Background: an optimization exercise with open tools, aiming at small area, a short achievable clock period and few clock cycles. Do not read the settings as production practice. The RTL was checked by simulation tests, not by an equivalence proof against the original design. Power figures rest on the tool's default switching activity, not on a simulated workload.

### Sequential cells grouped by signal name

Bar = 100 um.
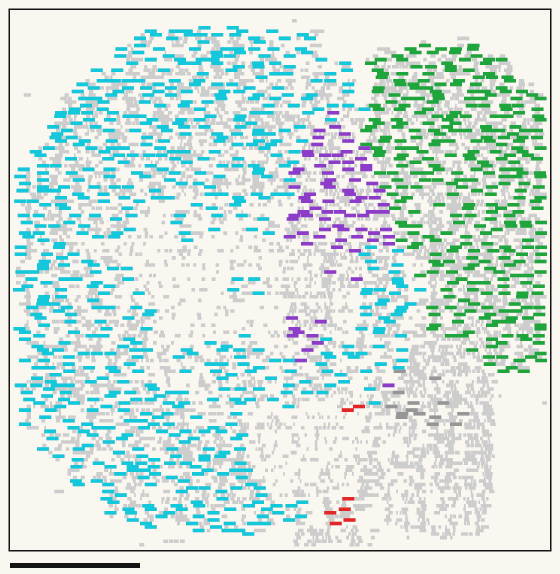
### M3 wires

Bar = 100 um.
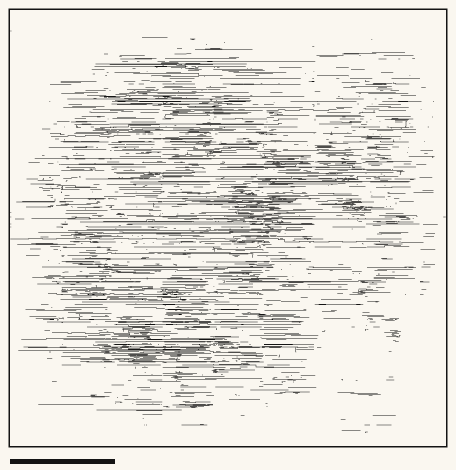
### Clock network drawn from the DEF

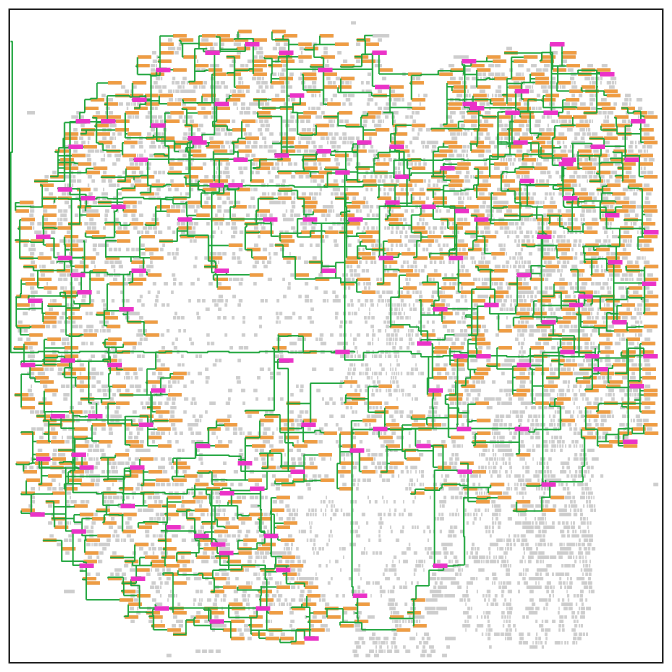
### Ports around the boundary

Pins as bars across the die edge, other pins in gray.
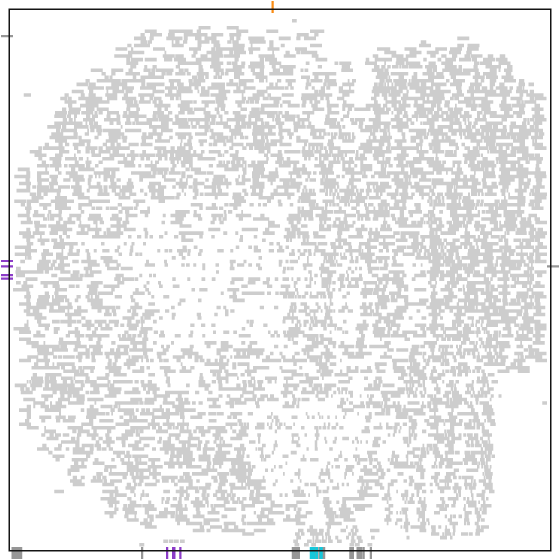
### flow/run.sh
#!/bin/bash
# synth_recipe.tcl (not shown) runs the flow's synth.tcl, then flattens the netlist and writes it again
# the make line also repeats each setting of config.mk as NAME=value (left out here)
make -C /OpenROAD-flow-scripts/flow DESIGN_CONFIG=/design/flow/config.mk WORK_HOME=/design/flow/orfs CLKGATE_MAP_FILE= SYNTH_SCRIPT=/design/flow/synth_recipe.tcl finish
### flow/config.mk
export PLATFORM = sky130hd
export DESIGN_NAME = Sudoku
export DESIGN_NICKNAME = Sudoku
export VERILOG_FILES = /design/flow/design.v
export SDC_FILE = /design/flow/constraint.sdc
export NUM_CORES = 4
export LEC_CHECK = 0
export CAP_MARGIN = 40
export CORE_MARGIN = 2
export CORE_UTILIZATION = 35
export SLEW_MARGIN = 30
### flow/constraint.sdc
create_clock -name core_clock -period 15.0 [get_ports {clk}]
set_input_delay 3.0000 -clock core_clock [delete_from_list [all_inputs] [get_ports {clk}]]
set_output_delay 3.0000 -clock core_clock [all_outputs]
set_load 0.01 [all_outputs]
### flow/design.v
module Sudoku(
    input             clk,
    input             rst,
    output reg        ROM_rd,
    output reg  [6:0] ROM_A,
    input       [7:0] ROM_Q,
    output reg        RAM_ceb,
    output reg        RAM_web,
    output reg  [7:0] RAM_D,
    output reg  [6:0] RAM_A,
    input       [7:0] RAM_Q,
    output reg        done
);
localparam IDLE      = 3'd0,
		   READ_ROM  = 3'd1,
		   SOLVE     = 3'd2,
		   WRITE_RAM = 3'd3,
		   DONE_S    = 3'd4;
reg [2:0] state, next_state;
reg [7:0] grid  [0:80]; 
reg       fixed [0:80]; 
reg [3:0] cand  [0:80]; 
reg [6:0] addr_counter;   
reg [6:0] pos;            
localparam S_FIND      = 3'd0,  
           S_TRY       = 3'd1,  
		   S_CHECK     = 3'd2,  
		   S_BACK_CLR  = 3'd3,  
		   S_BACK_SKIP = 3'd4;  
reg [2:0] solve_state;
integer i;
function automatic is_valid;
	input [6:0] idx;
	input [3:0] val;
	integer r, c;
	integer k;
	begin
		is_valid = 1'b1;
		r = idx / 9;
		c = idx % 9;
		for (k = 0; k < 81; k = k + 1) begin
			if (((k / 9) == r || (k % 9) == c ||
			     ((k / 27) == (r / 3) && ((k % 9) / 3) == (c / 3))) &&
			    grid[k] == {4'b0, val})
				is_valid = 1'b0;
		end
	end
endfunction
always @(posedge clk or posedge rst) begin
	if (rst) begin
		state <= IDLE;
	end else begin
		state <= next_state;
	end
end
always @(*) begin
	case (state)
		IDLE:      next_state = READ_ROM;
		READ_ROM:  next_state = (addr_counter == 7'd80) ? SOLVE : READ_ROM;
		SOLVE:     next_state = (pos == 7'd81) ? WRITE_RAM : SOLVE;
		WRITE_RAM: next_state = (addr_counter == 7'd80) ? DONE_S : WRITE_RAM;
		DONE_S:    next_state = DONE_S;
		default:   next_state = IDLE;
	endcase
end
always @(posedge clk or posedge rst) begin
	if (rst) begin
		addr_counter <= 7'd0;
		done         <= 1'b0;
		pos          <= 7'd0;
		solve_state  <= S_FIND;
		for (i = 0; i < 81; i = i + 1) begin
			grid[i]  <= 8'd0;
			fixed[i] <= 1'b0;
			cand[i]  <= 4'd0;
		end
	end else begin
		case (state)
			IDLE: begin
				addr_counter <= 7'd0;
				done         <= 1'b0;
				pos         <= 7'd0;
				solve_state <= S_FIND;
				for (i = 0; i < 81; i = i + 1) begin
					cand[i] <= 4'd0;
				end
			end
			READ_ROM: begin
				grid[addr_counter]  <= ROM_Q;
				fixed[addr_counter] <= (ROM_Q != 8'd0);
				addr_counter <= (addr_counter == 7'd80) ? 7'd0 : (addr_counter + 7'd1);
				if (addr_counter == 7'd80) begin
					pos         <= 7'd0;
					solve_state <= S_FIND;
					for (i = 0; i < 81; i = i + 1) begin
						cand[i] <= 4'd0;
					end
				end
			end
			SOLVE: begin
				case (solve_state)
					S_FIND: begin
						if (pos == 7'd81) begin
							solve_state <= S_FIND;
						end else if (fixed[pos]) begin
							pos <= pos + 7'd1;
						end else begin
							grid[pos] <= 8'd0;
							cand[pos] <= 4'd1;
							solve_state <= S_TRY;
						end
					end
					S_TRY: begin
						if (cand[pos] > 4'd9) begin
							solve_state <= S_BACK_CLR;
						end else begin
							solve_state <= S_CHECK;
						end
					end
					S_CHECK: begin
						if (is_valid(pos, cand[pos])) begin
							grid[pos] <= {4'b0, cand[pos]};  
							pos <= pos + 7'd1;
							solve_state <= S_FIND;
						end else begin
							cand[pos] <= cand[pos] + 4'd1;
							solve_state <= S_TRY;
						end
					end
					S_BACK_CLR: begin
						grid[pos] <= 8'd0;
						cand[pos] <= 4'd0;
						if (pos == 7'd0) begin
							pos <= 7'd0;
							solve_state <= S_FIND;
						end else begin
							pos <= pos - 7'd1;
							solve_state <= S_BACK_SKIP;
						end
					end
					S_BACK_SKIP: begin
						if (fixed[pos]) begin
							if (pos == 7'd0) begin
								solve_state <= S_FIND;
							end else begin
								pos <= pos - 7'd1;
							end
						end else begin
							grid[pos] <= 8'd0;
							cand[pos] <= cand[pos] + 4'd1;
							solve_state <= S_TRY;
						end
					end
					default: begin
						solve_state <= S_FIND;
					end
				endcase
			end
			WRITE_RAM: begin
				addr_counter <= (addr_counter == 7'd80) ? 7'd0 : (addr_counter + 7'd1);
			end
			DONE_S: begin
				done <= 1'b1;
			end
		endcase
	end
end
always @(*) begin
	ROM_rd  = 1'b0;
	ROM_A   = 7'd0;
	RAM_ceb = 1'b0;
	RAM_web = 1'b1;  
	RAM_A   = 7'd0;
	RAM_D   = 8'd0;
	case (state)
		READ_ROM: begin
			ROM_rd = 1'b1;
			ROM_A  = addr_counter;
		end
		WRITE_RAM: begin
			RAM_ceb = 1'b1;
			RAM_web = 1'b0;         
			RAM_A   = addr_counter;
			RAM_D   = grid[addr_counter];
		end
		default: begin
		end
	endcase
end
endmodule
==> metrics.md <==
| Metric | Value |
|---|---|
| Data buffer area share | `0.0585` |
| HPWL after DPL | `243,000 um` |
| Hold endpoint | `cand[0][2]` |
| Cell mode on critical path | `ha_1` |
| Clock buf count | `197` |
| Area grow syn2layout | `17.2%` |
| Syn_area_per_cell | `10.6 um^2` |
| R2r startpoint | `pos[3]` |
| CP endpoint | `cand[8][2]` |
| Final min period | `14,140 ps` |
| Mux cell area share after synthesis | `0.0656` |
| Crit path DAT | `14,810 ps` |
| Reg area | `0.0269 mm^2` |
| Cells after Synth | `5,586` |
| Core Region | `0.167 mm^2` |
| Fin crit share | `0.943` |
| Hold Vio Cnt, Final | `0` |
| Post-layout nets | `5,807` |
| Initial antenna violation count | `27` |
| Max Cap Viol | `0` |
| Commonest non-fill, non-tap cell in the layout | `dfrtp_1` |
| GRT Util Overall | `0.378` |
| Chip width | `415 um` |
| Setup crit start | `pos[3]` |
| Hold depth | `1` |
| Synth Area in Simple Gates | `0.134` |
| Ys Warns | `4` |
| Final antenna-violating net count | `0` |
| Top reg by flops | `grid` |
| CTS root buffer | `clkbuf_16` |
| Status | `finished clean` |
| Non-clk invs | `83` |
| Clk_skew | `44.8 ps` |
| DRC viols | `0` |
| Seq cells post-synth | `1,074` |
| Nonclk buf count | `453` |
| Total CTS buffers | `131` |
| Highest-count cells in the layout ignoring fill and taps | `dfrtp_1, a22oi_1, nor2_1, buf_4, o2bb2ai_1` |
| CP Capture Type | `register` |
| I/O Pins | `44` |
| Post-synth top flop | `dfrtp_1` |
| Sink Count | `1,074` |
| Fmax | `70.7 MHz` |
| Initial Utilization | `0.353` |
| Drt via density | `6.81` |
| Seq Cell Count | `1,074` |
| LEAKAGE | `29.5 nW` |
| Post-Syn Area | `0.0591 mm^2` |
| Layout cells sized above 1 | `0.169` |
| CTS tree | `done` |
| Fill cells | `16,200` |
| Total Routed Length | `334,000 um` |
| Reg2reg setup slack | `860 ps` |
| RSZ-0062 raised after global routing | `false` |
| ANT cells | `22` |
| Largest cell class | `multi-input combinational cells` |
| Pwr Density | `95.0 mW/mm^2` |
| Multi-input combinational area share | `0.445` |
| FP Rows | `150` |
| Finished Cell Area | `0.0692 mm^2` |
| Worst r2r dst | `cand[8][2]` |
| Clk buf depth | `3` |
| Layout clock area frac | `0.0630` |
| Multi-input gate area | `0.0308 mm^2` |
| Sequential cell area share | `0.388` |
| Final TNS setup | `0 ps` |
| Fin. max-slew vios | `0` |
| Largest net degree at the start of global routing | `160` |
| Largest stage delay on the critical path | `690 ps` |
| Slew HR | `0.288` |
| Crit-path slowest cell | `or4_4` |
| Peak supply drop | `0.112 mV` |
| DRT Pass-1 Iters | `6` |
| Remaining global-route overflow | `0` |
| Slew @ Worst Pin | `1040 ps` |
| TAP cells | `2,204` |
| Biggest registers after layout | `grid x648, cand x324, fixed x81` |
| H-tree lvl count | `4` |
| # setup viols final | `0` |
| Crit-path max FO | `52` |
| Unique masters post-synth | `133` |
| CTS clk-pin slew, worst paths | `60 ps` |
| R2r worst-path depth | `55` |
| Number of I/O port buffers | `35` |
| Crit path launch type | `register` |
| Vias in the first global route | `51,400` |
| Syn_nets | `5,631` |
| Via count | `55,100` |
| Hold Path Origin | `cand[0][2]` |
| DIE HEIGHT | `415 um` |
| DR WL/cell | `41.3 um` |
| Ys async rst share | `1.00` |
| Worst endpoint required time | `15,660 ps` |
| Complex-gate fraction of the synthesized area | `0.249` |
| First-pass GRT wire length | `452,000 um` |
| Max FFs per register | `648` |
Testbench counts, summed over its fixed seeds: cycles 4,613,424.
## Picture notes: 'Sequential cells grouped by signal name'
color	netlist name	sequential cells
purple	fixed	81
green	cand	324
cyan	grid	648
red	addr_counter	7

## Picture notes: 'M3 wires'
wire length on this layer	33.3 mm
longest straight run	251 um
main direction	horizontal
share of all routed wire	10%
nets with wire on the layer	966

## Picture notes: 'Clock network drawn from the DEF'
[magenta] cells driving clock nets | count: 131
[orange] flip-flops | count: 1,074
[green] clock wires | length: 16,200 um
routed clock nets	132
flops lie	all over the die

## Picture notes: 'Ports around the boundary'
color	port	pins	direction	edge
purple	RAM_D	8	output	4 south, 4 west
orange	ROM_rd	1	output	north
cyan	ROM_A	7	output	south

==> synthesized netlist by cell type, types with 16 or more instances <==
cell          n  area share
nand2b_1     39      0.0041
xnor2_1     253       0.038
a22oi_1     362       0.046
buf_2        55      0.0047
nand4_1     113       0.012
o21ai_2      82       0.012
a31oi_1     107       0.011
a22o_1       79       0.012
nor2_1      378       0.024
o22ai_1      90      0.0095
a21oi_1     136       0.012
mux2_1      321       0.061
o22a_1      285       0.042
nor3_1      200       0.017
buf_4        42      0.0053
o211ai_1     17      0.0022
o2bb2ai_1   324       0.048
clkbuf_1    268       0.017
xor2_1       92       0.014
and2_1       16      0.0017
buf_1        28      0.0018
nand2_1     249       0.016
o21ai_0      62      0.0053
dfrtp_1    1074        0.45
a2bb2oi_1    43      0.0064
a221oi_1     76       0.011
inv_1        78      0.0050
ha_1         27      0.0057
nand2b_4     71       0.017
nand3_1      55      0.0047
nor4_1      210       0.022
==> per-layer routing <==
layer | track usage | vias up | wire, um
met5 | 0 | - | 62
met4 | 0.282 | 10 | 30100
met3 | 0.101 | 913 | 33300
met2 | 0.544 | 3544 | 140000
met1 | 0.484 | 28600 | 131000
li1 | - | 22000 | -
==> critical path: cells and delay by family, from the launching register on <==
| kind | cells | cell delay (ps) |
|---|---|---|
| buf+inv | 7 | 1380 |
| xor+xnor | 2 | 690 |
| mux | 3 | 860 |
| fa+ha+maj | 6 | 1700 |
| compound gates | 19 | 4710 |
| flops | 1 | 410 |
| simple gates | 18 | 4070 |
==> power by group <==
group          switching, mW  total [mW]  internal [mW]
Clock                   1.39        3.30           1.91
Sequential            0.0978        3.05           2.95
Combinational          0.150       0.226         0.0757
Total                   1.64        6.58           4.94
==> timing repair <==
| item | CTS | global route |
|---|---|---|
| hold buffers | 0 | 0 |
| buffers inserted | 0 | 0 |
| setup endpoints to repair | 0 | 636 |
| endpoints found under the hold margin | 0 | 0 |
| gates resized for setup | 0 | 6 |
==> stage by stage <==
stage | setup WS, ps | power [mW] | cells | utilization | hold WS [ps]
global placement | 679 | 3.31 | 7750 | 0.381 | 464
floorplan | -2810 | 3.19 | 5586 | - | 455
detailed placement | 873 | 3.32 | 7814 | 0.385 | 473
CTS | 720 | 6.59 | 8046 | 0.412 | 486
global route | 126 | 6.73 | 8065 | 0.413 | 500
finish | 859 | 6.58 | 8087 | 0.413 | 483

-- separate check: timing with driven ports --
Ports are ideal in the flow. The routed layout listed here was re-timed in OpenROAD. Step 1: set_driving_cell puts a clkbuf_16 on clk and a buf_2 on each other input, an assumption about the parent block. Step 2, shift: input delay + t, output delay - t, t = (earliest + latest rising clock arrival at the registers) / 2. This alone moves slack from input paths to output paths. Slacks: no drivers / after step 1 / after step 2; pairs: no drivers / after step 1.
t, ns: 0.885
setup slack, ns: 0.859 / 0.859 / 0.859
worst setup path after step 2: register to register
cell pins on the clock port's net: 1
After both steps this run still meets setup and hold. For this run, drivers alone change the setup slack by 0.000 ns; drivers and shift together by 0.000 ns.
